Background: an optimization exercise with open tools, aiming at small area. Do not read the settings as production practice. The series may have gaps, and a smaller design here may also do less where the tests do not look. No functional check of the RTL was part of any run shown here.

==> flow/design.v <==
module sqrt
	#( 	     
			parameter  d_width = 32,
			parameter  q_width = d_width/2,
			parameter  r_width = q_width + 1	)
	(
	input	wire clk,
	input	wire rst_n,
	input	wire i_vaild,
	input	wire [d_width-1:0]	data_i,  
	output	reg	o_vaild,
	output	reg	[q_width-1:0]	data_o,  
	output	reg	[r_width-1:0]	data_r   
    );
	reg 	[d_width-1:0] D     [q_width:1];  
	reg 	[q_width-1:0] Q_z	[q_width:1];  
	reg	 	[q_width-1:0] Q_q	[q_width:1];  
	reg 	valid_flag		    [q_width:1];  
	always@(posedge	clk or negedge	rst_n)
		begin
			if(!rst_n)
				begin
					D[q_width] <= 0;
					Q_z[q_width] <= 0;
					Q_q[q_width] <= 0;
					valid_flag[q_width] <= 0;
				end
			else if(i_vaild)
				begin
					D[q_width] <= data_i;   
					Q_z[q_width] <= {1'b1,{(q_width-1){1'b0}}};  
					Q_q[q_width] <= 0;  
					valid_flag[q_width] <= 1;
				end
			else
				begin
					D[q_width] <= 0;
					Q_z[q_width] <= 0;
					Q_q[q_width] <= 0;
					valid_flag[q_width] <= 0;
				end
		end
		generate
			genvar i;
				for(i=q_width-1;i>=1;i=i-1)
					begin:U
						always@(posedge clk or negedge	rst_n)
							begin
								if(!rst_n)
									begin
										D[i] <= 0;
										Q_z[i] <= 0;
										Q_q[i] <= 0;
										valid_flag[i] <= 0;
									end
								else	if(valid_flag[i+1])
									begin
										if(Q_z[i+1]*Q_z[i+1] > D[i+1])
											begin
												Q_z[i] <= {Q_q[i+1][q_width-1:i],1'b1,{{i-1}{1'b0}}};
												Q_q[i] <= Q_q[i+1];
											end
										else
											begin
												Q_z[i] <= {Q_z[i+1][q_width-1:i],1'b1,{{i-1}{1'b0}}};
												Q_q[i] <= Q_z[i+1];
											end
										D[i] <= D[i+1];
										valid_flag[i] <= 1;
									end
								else
									begin
										valid_flag[i] <= 0;
										D[i] <= 0;
										Q_q[i] <= 0;
										Q_z[i] <= 0;
									end
							end
					end
		endgenerate
		always@(posedge	clk or negedge	rst_n) 
			begin
				if(!rst_n)
					begin
						data_o <= 0;
						data_r <= 0;
						o_vaild <= 0;
					end
				else	if(valid_flag[1])
					begin
						if(Q_z[1]*Q_z[1] > D[1])
							begin
								data_o <= Q_q[1];
								data_r <= D[1] - Q_q[1]*Q_q[1];
								o_vaild <= 1;
							end
						else
							begin
								data_o <= {Q_q[1][q_width-1:1],Q_z[1][0]};
								data_r <= D[1] - {Q_q[1][q_width-1:1],Q_z[1][0]}*{Q_q[1][q_width-1:1],Q_z[1][0]};
								o_vaild <= 1;
							end
					end
				else
					begin
						data_o <= 0;
						data_r <= 0;
						o_vaild <= 0;
					end
			end
endmodule
module data_modulus(
    input             clk_50m,
    input             rst_n,
    input   [15:0]    source_real,
    input   [15:0]    source_imag,
    input             source_sop,
    input             source_eop,
    input             source_valid,
    output  [15:0]    amp,  
    output            data_sop,
    output            data_eop,
    output            data_valid
);
reg  [31:0] amp_reg; 
reg  [15:0] data_real; 
reg  [15:0] data_imag;
always @ (posedge clk_50m or negedge rst_n) begin 
    if(!rst_n) begin 
        amp_reg <= 32'd0; 
        data_real   <= 16'd0; 
        data_imag   <= 16'd0; 
    end 
    else begin 
        if(source_real[15]==1'b0)                
            data_real <= source_real; 
        else 
            data_real <= ~source_real + 1'b1; 
        if(source_imag[15]==1'b0)                
           data_imag <= source_imag; 
        else 
            data_imag <= ~source_imag + 1'b1;             
        amp_reg <= (data_real*data_real) + (data_imag*data_imag); 
    end 
end
reg [18:0] source_valid_d;
reg [18:0] source_eop_d;
reg [18:0] source_sop_d;
assign data_eop = source_eop_d[18];
assign data_sop = source_sop_d[18];
assign data_valid = source_valid_d[18];
always @ (posedge clk_50m or negedge rst_n) begin
    if(!rst_n) begin
        source_eop_d <= 19'd0;
        source_valid_d <= 19'd0;
        source_sop_d <= 19'd0;
    end
    else begin
        source_valid_d <= {source_valid_d[17:0],source_valid};
        source_eop_d <= {source_eop_d[17:0],source_eop};
        source_sop_d <= {source_sop_d[17:0],source_sop};
    end
end
sqrt sqrt_inst 
(
    .clk(clk_50m),
    .rst_n(rst_n),
    .i_vaild(1'b1),
    .data_i(amp_reg),
    .data_o(amp)
 );
endmodule 
==> flow/run.sh <==
#!/bin/bash
# synth_recipe.tcl (not shown) runs the flow's synth.tcl, then flattens the netlist and writes it again
# the make line also repeats each setting of config.mk as NAME=value (left out here)
make -C /OpenROAD-flow-scripts/flow DESIGN_CONFIG=/design/flow/config.mk WORK_HOME=/design/flow/orfs CLKGATE_MAP_FILE= SYNTH_SCRIPT=/design/flow/synth_recipe.tcl finish
==> flow/config.mk <==
export PLATFORM = sky130hd
export DESIGN_NAME = data_modulus
export DESIGN_NICKNAME = data_modulus
export VERILOG_FILES = /design/flow/design.v
export SDC_FILE = /design/flow/constraint.sdc
export NUM_CORES = 4
export LEC_CHECK = 0
export CAP_MARGIN = 20
export CORE_MARGIN = 2
export CORE_UTILIZATION = 40
export SLEW_MARGIN = 20
==> flow/constraint.sdc <==
create_clock -name core_clock -period 10.0 [get_ports {clk_50m}]
set_input_delay 2.0000 -clock core_clock [delete_from_list [all_inputs] [get_ports {clk_50m}]]
set_output_delay 2.0000 -clock core_clock [all_outputs]
set_load 0.01 [all_outputs]
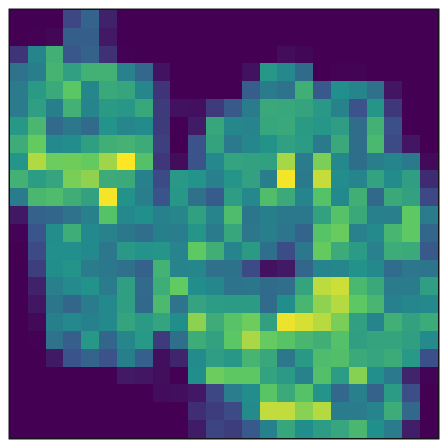
Figure 1: run 1, routed metal per tile.
The die is cut into 24 by 24 equal tiles; dark purple is low, yellow is high, scaled to the fullest tile. Values are wire area over tile area, all layers added.
mean over tiles	0.13
fullest tile	0.36
tiles over half the peak	35%

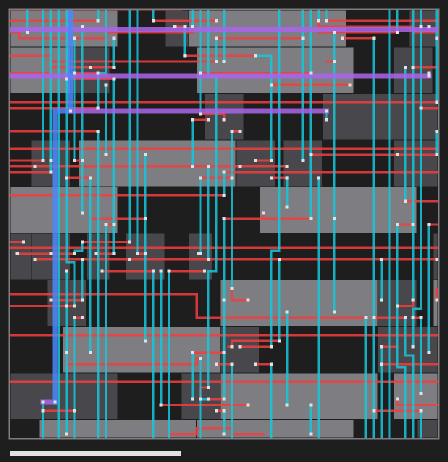
Figure 2: run 1, zoomed window.
Scale bar: 10 µm. Region (341, 105) to (366, 130) µm. Cells in gray, sequential cells in the stronger gray; small squares are vias.
color	layer
purple	met3
cyan	met2
red	met1
blue	met4
most frequent	and2_1 (13), dfrtp_1 (9), inv_1 (4)
sequential cells in the window	9
netlist names of flops here include	sqrt_inst.D (9)
cells with their middle in the window	29

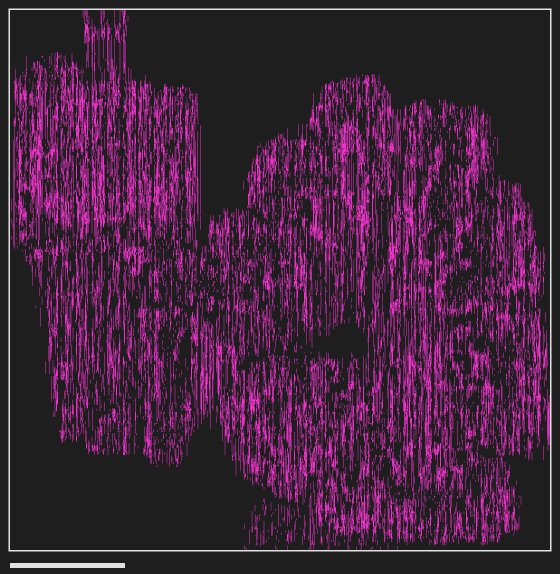
Figure 3: run 1, the metal 2 layer.
Scale bar: 100 µm.
longest straight run	113 µm
share of all routed wire	51%
nets with wire on the layer	9533

==> out/metrics.cfg, run 1 <==
[status]
outcome=finished clean

[clock_tree]
cts_max_path_buffers=3
root_buffer=clkbuf_16
cts_tree=yes
clk_latency_ns=0.73
cts_sinks=785
ctsHoldBuffers=0
htreeDepth=3
cts-resized-gates=0
cts_buffers=92
cts_setup_buffers=0
clk_pin_slew_worst_paths_ns=0.06

[drt]
final_antenna_net_count=0
route.detailed.drc=0
routed_wl_um=187800
wl_per_cell_um=16.27
drt_first_pass_iters=5
drt_iter0_drc=2521
via_count=56090
vias_per_cell=4.859

[worst_setup_path]
crit_end=sqrt_inst.data_o[0]
critical-path-top-delay-family=adder cells
end_kind=flop
path_class=flop to flop
worst-r2r-setup-slack_ns=2.01
worstPathMaxFanout=17
timing.rr.end=sqrt_inst.data_o[0]
crit_path_start=sqrt_inst.Q_z[1][0]
cp_data_required_time_ns=10.58
reg2regPathDepth=28
cpPeakStageDelay_ns=0.82
cp_slowest_cell=dfrtp_1
crit_buf_inv=4
arrival_ns=8.57
worst_setup_path_start_kind=flop
timing.rr.start=sqrt_inst.Q_z[1][0]
critical_path_depth=28

[cells_and_area]
n_all_buffers=76
nClkBuffers=118
num-multi-input-gates=5693
area_delta_synth_final_pct=7.726
largest_reg_flops=512
mostFrequentLayoutCells=inv_1 (1966), ha_1 (1293), fa_1 (1184)
largest_class=multi-input gates
seq_share_pct=20.93
clk_share_pct=3.395
layout_commonest_cell=inv_1
multi_input_area_share_pct=63.19
buf_share_pct=0.8210
register_area_um2=19640
drive_gt1_share_pct=2.739
postLayoutCellArea_um2=93880
seq_cell_count=785
inverters=1966
multi_input_area_um2=59320
instances_no_fill=11540
post-route-util_pct=43.27
n_antenna_cell=2
fin_nets=11130
n_fill_cell=20700

[placement]
hpwl_um=155700
place.gp.congestion=0.8566
placed_cells=11370
numPortBuffers=55
place_area_um2=90660

[yosys]
syn_avg_cell_area_um2=10.07
synthAdderAreaFrac_pct=45.78
muxShareOfSynthArea_pct=0.1809
syn-cell-area_um2=87140
synthCells=8656
synth_ff_type=dfrtp_1
synth-xor-area-share_pct=3.246
yosysWarnings=6
synth_nets=11170
ys_ff_latch=785
synthSimpleGateAreaFrac_pct=13.47
synth-compound-area-share_pct=5.393
seq_area_frac_synth_pct=22.54
ys_types=88
async_reset_ff_share_pct=100.0
synth_top_family_by_area=adder cells
synth-edff-count=0

[floorplanning]
io_pins=56
well_tap_count=2854
die_h_um=470.8
die_w_um=470.8
core_area_um2=217000
dieArea_um2=221600
start_util_pct=40.17
row_count=171

[global_routing]
grt_overflow=0
track_usage_pct=17.65
grt_max_degree=168
grt_pass1_wl_um=318600
grt_pass1_vias=61910
antenna_found_initial=2

[run]
max_cap_violations=0

[timing]
setup_viol=0
fmax_mhz=125.2
slew_headroom_pct=34.21
period_needed_ns=7.988
tns_ns=0
maxSlewViolCount=0
rsz0062_at_grt=false
period_share_pct=79.88
clock_skew_ns=0.05958
worstMarginPinSlew_ns=0.9869
hold_viol=0

[worst_hold_path]
worstHoldStart=source_valid_d[13]
whs_endpoint=source_valid_d[14]
hold_class=flop to flop
hold_path_depth=0

## run 1: per-layer routing
layer / track usage [%] / routed length, µm / up-vias
met3: 2.049 / 6195 / 245
met2: 31.26 / 95080 / 831
met5: 0 / 0 / -
met4: 4.497 / 4815 / 0
met1: 22.84 / 81690 / 28330
li1: - / - / 26680
## run 1: cell usage after synthesis (65+ instances only)
cell type,number,share of area (%)
a21oi_1,212,1.2
dfrtp_1,785,23
nand2_1,495,2.1
and2_1,990,7.1
inv_1,1966,8.5
ha_1,1293,19
xor2_1,70,0.70
a21o_1,153,1.3
o21ai_0,133,0.76
xnor2_1,253,2.5
clkbuf_1,206,0.89
fa_1,1184,27
nor2_1,189,0.81
nand4_1,65,0.47
nor2b_1,101,0.73
## run 1: per-stage QoR
step,hold WS [ns],setup slack [ns]
floorplan,0.3312,2.891
global placement,0.3326,2.036
detailed placement,0.3347,1.942
CTS,0.3409,1.924
global route,0.3421,1.569
finish,0.3420,2.012
==> run 2: too many edits to list; what changed since run 1 <==
flow/design.v: 172 -> 2340 lines; modules unchanged: 0
  mag_core: new, 2301 lines
  data_modulus: edited, 61 -> 39 lines
  removed: sqrt
==> module data_modulus as of run 2 <==
module data_modulus(
    input             clk_50m,
    input             rst_n,
    input   [15:0]    source_real,
    input   [15:0]    source_imag,
    input             source_sop,
    input             source_eop,
    input             source_valid,
    output  [15:0]    amp,
    output            data_sop,
    output            data_eop,
    output            data_valid
);
mag_core core (
    .clk(clk_50m),
    .re(source_real),
    .im(source_imag),
    .amp(amp)
);
reg [18:0] valid_d;
reg [18:0] sop_d;
reg [18:0] eop_d;
always @(posedge clk_50m) begin
    valid_d <= {valid_d[17:0], source_valid};
    sop_d   <= {sop_d[17:0], source_sop};
    eop_d   <= {eop_d[17:0], source_eop};
end
reg [4:0] fill;
wire      live = (fill == 5'd19);
always @(posedge clk_50m or negedge rst_n) begin
    if (!rst_n)
        fill <= 5'd0;
    else if (!live)
        fill <= fill + 5'd1;
end
assign data_valid = valid_d[18] & live;
assign data_sop   = sop_d[18] & live;
assign data_eop   = eop_d[18] & live;
endmodule
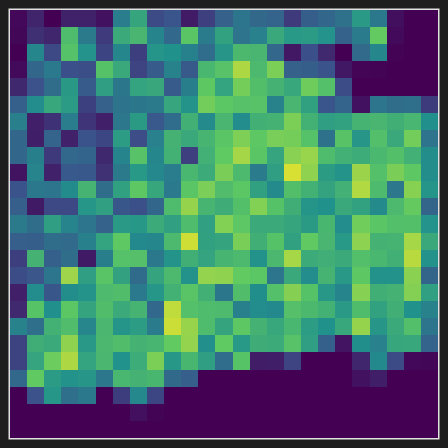
Figure 4: run 2, local utilization.
The die is cut into 25 by 25 equal tiles; dark purple is low, yellow is high, 0 to 100% covered.
tiles over 75% full	8.8%
nearly empty tiles	17%
mean over tiles	43%
emptiest ninth of the die	bottom right
fullest tile	94%

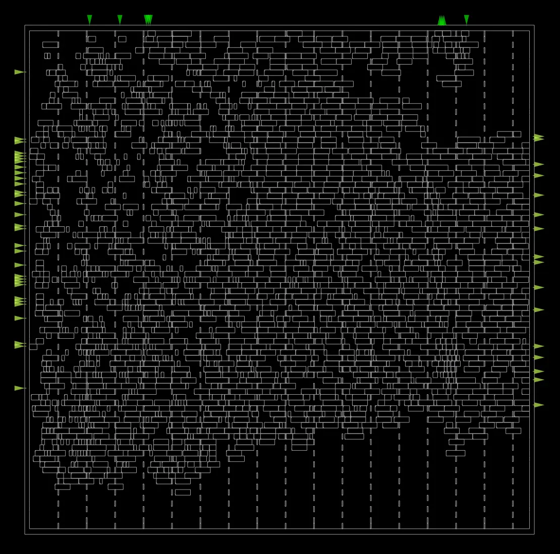
Figure 5: run 2, cell placement.
Fillers: 5319
# Taps: 773
Core Box Area: 58800 µm²
fraction of area in registers: 43.15%

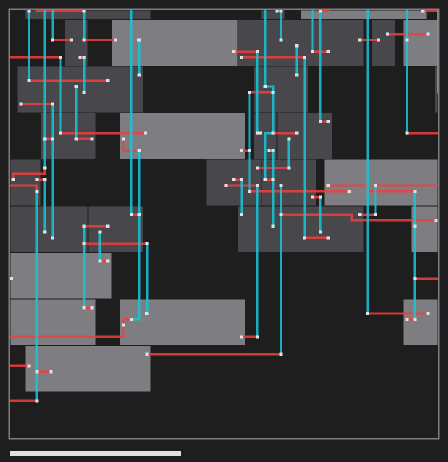
Figure 6: run 2, zoomed window.
Scale bar: 10 µm. Region (173, 49) to (198, 74) µm. Cells in gray, sequential cells in the stronger gray; small squares are vias.
color	layer
red	met1
cyan	met2
cells with their middle in the window	21
most frequent	dfxtp_1 (7), xnor2_1 (4), fa_1 (4)
sequential cells in the window	7

==> out/metrics.cfg, run 2 <==
[clock_tree]
cts_sinks=585  ; -25%
cts-resized-gates=0  ; unchanged
cts_buffers=57  ; -38%
cts_setup_buffers=0  ; unchanged

[worst_setup_path]
cp_slowest_cell=clkdlybuf4s50_1
timing.rr.end=core.p6_s1033
crit_buf_inv=6  ; +2
worst_setup_path_start_kind=primary input
end_kind=flop
crit_end=core.p0_s723
arrival_ns=8.68  ; +0.11 ns
crit_path_start=source_imag[1]
cpPeakStageDelay_ns=0.67  ; -0.15 ns
cp_data_required_time_ns=10.47  ; -0.11 ns
critical-path-top-delay-family=adder cells

[drt]
drt_iter0_drc=417  ; -83%
wl_met3_um=1615  ; -74%
dr_wl_met2_um=19020  ; -80%
route.detailed.drc=0  ; unchanged
routed_wl_um=37720  ; -80%
drt_first_pass_iters=4  ; -1
final_antenna_net_count=0  ; unchanged
vias_per_cell=4.134  ; -15%
wl_met1_um=16380  ; -80%

[cells_and_area]
drive_gt1_share_pct=6.667  ; +3.9 points
n_antenna_cell=0  ; -2
register_area_um2=11740  ; -40%
mostFrequentLayoutCells=dfxtp_1 (580), inv_1 (445), fa_1 (327)

[global_routing]
grt_pass1_wl_um=62460  ; -80%
grt_max_degree=21  ; -88%
grt.busiest_layer=met2
grt_use_met2_pct=22.94  ; -8.3 points
grt_pass1_vias=12430  ; -80%
grt_use_met3_pct=2.282  ; +0.23 points
grt_overflow=0  ; unchanged

[yosys]
ys_types=44  ; -50%
synth_ff_type=dfxtp_1
netlist_top_cells_count=dfxtp_1 (580), inv_1 (445), fa_1 (327), and2_1 (136), nand2_1 (82)
synth-edff-count=0  ; unchanged
synth.largest_area_cell=dfxtp_1
synthCells=1901  ; -78%
yosysMostFrequentCell=dfxtp_1
ys_ff_latch=585  ; -25%
syn_avg_cell_area_um2=12.48  ; +24%
synth_top_area_share_pct=48.95  ; +22 points

[timing]
finalWorstSetupSlack_ns=1.790  ; -0.2229 ns
worstMarginPinSlew_ns=0.8768  ; -0.1101 ns
tns_ns=0  ; unchanged
period_needed_ns=8.210  ; +0.2229 ns
period_share_pct=82.10  ; +2.2 points
hold_ws_ns=0.3100  ; -0.03205 ns

[worst_hold_path]
hold_path_depth=0  ; unchanged
worstHoldStart=core.p11_n937
hold_class=flop to flop

[placement]
hpwl_um=28870  ; -81%
place.gp.congestion=0.8911  ; +4.0%
dpl_worst_slack_ns=1.112  ; -0.8300 ns

[floorplanning]
row_count=89  ; -48%
io_pins=56  ; unchanged
die_h_um=247.5  ; -47%

[status]
outcome=finished clean

## run 2: through the flow
step / utilization [%] / instances / instance area [µm²]
5_1_grt: 46.26 / 2798 / 27200
6_report: 46.26 / 2798 / 27200
2_1_floorplan: - / 1901 / 23720
3_5_place_dp: 42.65 / 2690 / 25080
3_3_place_gp: 42.65 / 2690 / 25080
4_1_cts: 46.26 / 2798 / 27200
## run 2: cell type report
class                   count  area share (%)
flip-flops and latches    585           43.15
well taps                 773           3.556
multi-input cells         815           36.85
clock inverters            35           1.817
inverters                 445           6.142
repair buffers             72           2.493
clock buffers              73           5.985
## run 2: logic make-up after synthesis
| group | count (synthesis) | synth area share (%) |
|---|---|---|
| multiplexers | 2 | 0.08967 |
| adder cells (fa/ha/maj) | 373 | 30.02 |
| AO/OA/AOI/OAI | 44 | 1.498 |
| flip-flops | 585 | 49.48 |
| buffers and inverters | 501 | 8.270 |
| AND/OR/NAND/NOR | 277 | 6.061 |
| XOR/XNOR | 119 | 4.584 |
==> run 2 -> run 3 <==
==> flow/flow/run.sh (new file) <==
#!/bin/bash
# Standard layout, run whole; its output goes to its own log.
bash standard.sh > standard.log 2>&1
==> flow/standard.sh (new file) <==
#!/bin/bash
# synth_recipe.tcl (not shown) runs the flow's synth.tcl, then flattens the netlist and writes it again
# the make line also repeats each setting of config.mk as NAME=value (left out here)
make -C /OpenROAD-flow-scripts/flow DESIGN_CONFIG=/design/flow/config.mk WORK_HOME=/design/flow/orfs CLKGATE_MAP_FILE= SYNTH_SCRIPT=/design/flow/synth_recipe.tcl "${@:-finish}"
removed: flow/run.sh
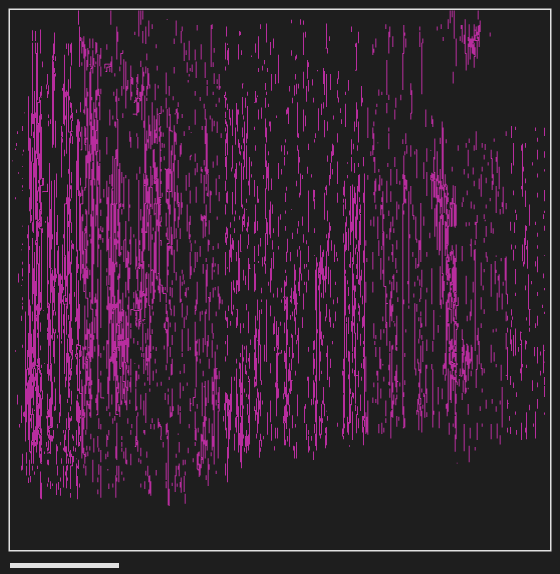
Figure 7: run 3, the metal 2 layer.
Scale bar: 50 µm.
nets with wire on the layer	1990
main direction	vertical

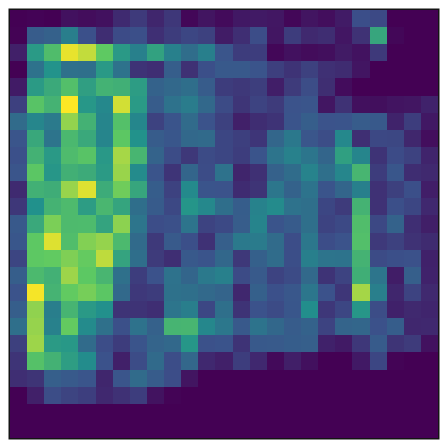
Figure 8: run 3, routed metal per tile.
The die is cut into 25 by 25 equal tiles; dark purple is low, yellow is high, scaled to the fullest tile. Values are wire area over tile area, all layers added.
mean over tiles	0.096
emptiest ninth of the die	bottom right
fullest tile	0.35
densest ninth of the die	left middle

==> out/metrics.cfg, run 3 <==
[status]
outcome=finished clean

[floorplanning]
start_util_pct=40.35
die_w_um=247.5
row_count=89  ; unchanged
core_area_um2=58800  ; unchanged
dieArea_um2=61270
die_h_um=247.5  ; unchanged
io_pins=56  ; unchanged

[yosys]
ys_types=44  ; unchanged
synth.largest_area_cell=dfxtp_1
synthTopCellsByArea=dfxtp_1 (49%), fa_1 (28%), inv_1 (7.0%)
async_reset_ff_share_pct=0.8547
syn_avg_cell_area_um2=12.48  ; unchanged
yosysWarnings=2
synth_ff_type=dfxtp_1
syn-cell-area_um2=23720
synth_nets=2311
netlist_top_cells_count=dfxtp_1 (580), inv_1 (445), fa_1 (327), and2_1 (136), nand2_1 (82)
ys_ff_latch=585  ; unchanged
synthCells=1901  ; unchanged
yosysMostFrequentCell=dfxtp_1
seq_area_frac_synth_pct=49.48
synth-edff-count=0  ; unchanged
synth_top_area_share_pct=48.95  ; unchanged

[run]
max_cap_violations=0

[worst_setup_path]
critical_path_depth=23
cp_common_cell=fa_1
cp_slowest_cell=clkdlybuf4s50_1
worstPathMaxFanout=10
arrival_ns=8.68  ; about the same
cpPeakStageDelay_ns=0.67  ; about the same
end_kind=flop
cp_cell_sequence=clkdlybuf4s50_1 -> buf_4 -> and2_1 -> fa_1 -> fa_1 -> inv_1 -> fa_1 -> fa_1 -> fa_1 -> fa_1 -> fa_1 -> inv_1 -> fa_1 -> fa_1 -> fa_1 -> fa_1 -> fa_1 -> inv_1 -> fa_1 -> fa_1 -> inv_1 -> ha_1 -> fa_1
path_class=primary input to flop
crit_buf_inv=6  ; unchanged
worst_setup_path_start_kind=primary input
crit_end=core.p0_s723
critical-path-top-delay-family=adder cells
reg2regPathDepth=21
crit_path_start=source_imag[1]
timing.rr.end=core.p6_s1033
worst-r2r-setup-slack_ns=2.43
timing.rr.start=core.p5_n972
cp_data_required_time_ns=10.47  ; about the same

[cells_and_area]
area_delta_synth_final_pct=14.65
fin_nets=2386
instances_no_fill=2798  ; unchanged
post-route-util_pct=46.26  ; unchanged
mostFrequentLayoutCells=dfxtp_1 (580), inv_1 (445), fa_1 (327)
postLayoutCellArea_um2=27200  ; unchanged
drive_gt1_share_pct=6.667  ; unchanged
layout_commonest_cell=dfxtp_1
n_antenna_cell=0  ; unchanged

[clock_tree]
root_buffer=clkbuf_16
cts_sinks=585  ; unchanged
cts_buffers=57  ; unchanged
clk_pin_slew_worst_paths_ns=0.06
cts-resized-gates=0  ; unchanged
ctsHoldBuffers=0
cts_tree=yes
htreeDepth=2
cts_max_path_buffers=3
clk_latency_ns=0.61
cts_setup_buffers=0  ; unchanged

[drt]
wl_met1_um=16380  ; unchanged
vias_per_cell=4.134  ; unchanged
drt_first_pass_iters=4  ; unchanged
wl_per_cell_um=13.48
drt_iter0_drc=417  ; unchanged
routed_wl_um=37720  ; unchanged
via_count=11570
dr_wl_met2_um=19020  ; unchanged
wl_met3_um=1615  ; unchanged
final_antenna_net_count=0  ; unchanged
route.detailed.drc=0  ; unchanged
highest_layer=met4

[timing]
hold_viol=0
finalWorstSetupSlack_ns=1.790  ; unchanged
slew_headroom_pct=41.37
clock_skew_ns=0.03519
hold_ws_ns=0.3100  ; unchanged
tns_ns=0  ; unchanged
fmax_mhz=121.8
period_needed_ns=8.210  ; unchanged
setup_viol=0
worstMarginPinSlew_ns=0.8768  ; unchanged
maxSlewViolCount=0
rsz0062_at_grt=false
period_share_pct=82.10  ; unchanged

[global_routing]
grt_max_degree=21  ; unchanged
grt_pass1_vias=12430  ; unchanged
antenna_found_initial=1
grt_use_met3_pct=2.282  ; unchanged
grt_use_met2_pct=22.94  ; unchanged
track_usage_pct=13.02
grt.busiest_layer=met2
use_met1_pct=16.34
grt_pass1_wl_um=62460  ; unchanged
grt_overflow=0  ; unchanged

[placement]
place_area_um2=25080  ; unchanged
place.gp.congestion=0.8911  ; unchanged
dpl_worst_slack_ns=1.112  ; unchanged
numPortBuffers=55
hpwl_um=28870  ; unchanged
placed_cells=2690  ; unchanged

[worst_hold_path]
hold_class=flop to flop

## run 3: cell counts in the layout (fill, tap and decap cells not counted)
Identical to the previous run, type by type.
## run 3: worst min-delay path by stage
stage                      to  depth (start not counted)  slack (ns)           from
2_1_floorplan  core.p10_n1010                          0        0.31  core.p9_n1010
3_3_place_gp     core.p2_n828                          0        0.31   core.p1_n828
3_5_place_dp   core.p10_n1095                          0        0.31  core.p9_n1095
4_1_cts         core.p12_n937                          0        0.31  core.p11_n937
5_1_grt         core.p12_n937                          0        0.31  core.p11_n937
6_report        core.p12_n937                          0        0.31  core.p11_n937
## run 3: logic make-up (layout without fill, tap and decap cells)
logic type	count (synthesis)	count (layout)	synth area share, %
DFF	585	585	49.48
adders and majority gates	373	373	30.02
and+or+nand+nor	277	277	6.061
AOI/OAI and AO/OA	44	44	1.498
buffers and inverters	501	625	8.270
muxes	2	2	0.08967
xor gates and xnor gates	119	119	4.584
## run 3: final cells by class
cell class              instances  area (µm²)
repair buffers                 72       678.2
well taps                     773       967.2
multi-input cells             815       10020
flip-flops and latches        585       11740
clock buffers                  73        1628
fillers                      5319       31600
inverters                     445        1670
clock inverters                35       494.2

## what the ideal ports hide
The results above use ideal ports. As a check the final layouts listed here were re-extracted and re-timed, cells and wires unchanged.
Step 1, drivers: a clkbuf_16 drives clk_50m and a buf_2 each remaining input, both assumed.
Step 2 moves the port delays by t, midway between the first and last clock arrival at a register: inputs arrive t later, outputs are due t later. That takes back most of the time a late clock gives input paths.
Three values: ideal ports, drivers, drivers and shift; two values: the first two.
run | shift t [ns] | slack for setup (ns) | worst setup path at the end | clock arrival spread, ns | worst slew at a driven data input, ns
run 1 | 0.797 | 2.012 / 2.012 / 2.012 | register to register | 0.064 / 0.064 | 0.05
run 2 | 0.653 | 1.790 / 1.824 / 1.170 | input to register | 0.036 / 0.037 | 0.06
run 3 | 0.653 | 1.790 / 1.824 / 1.170 | input to register | 0.036 / 0.037 | 0.06
After both steps every run listed still meets setup and hold.
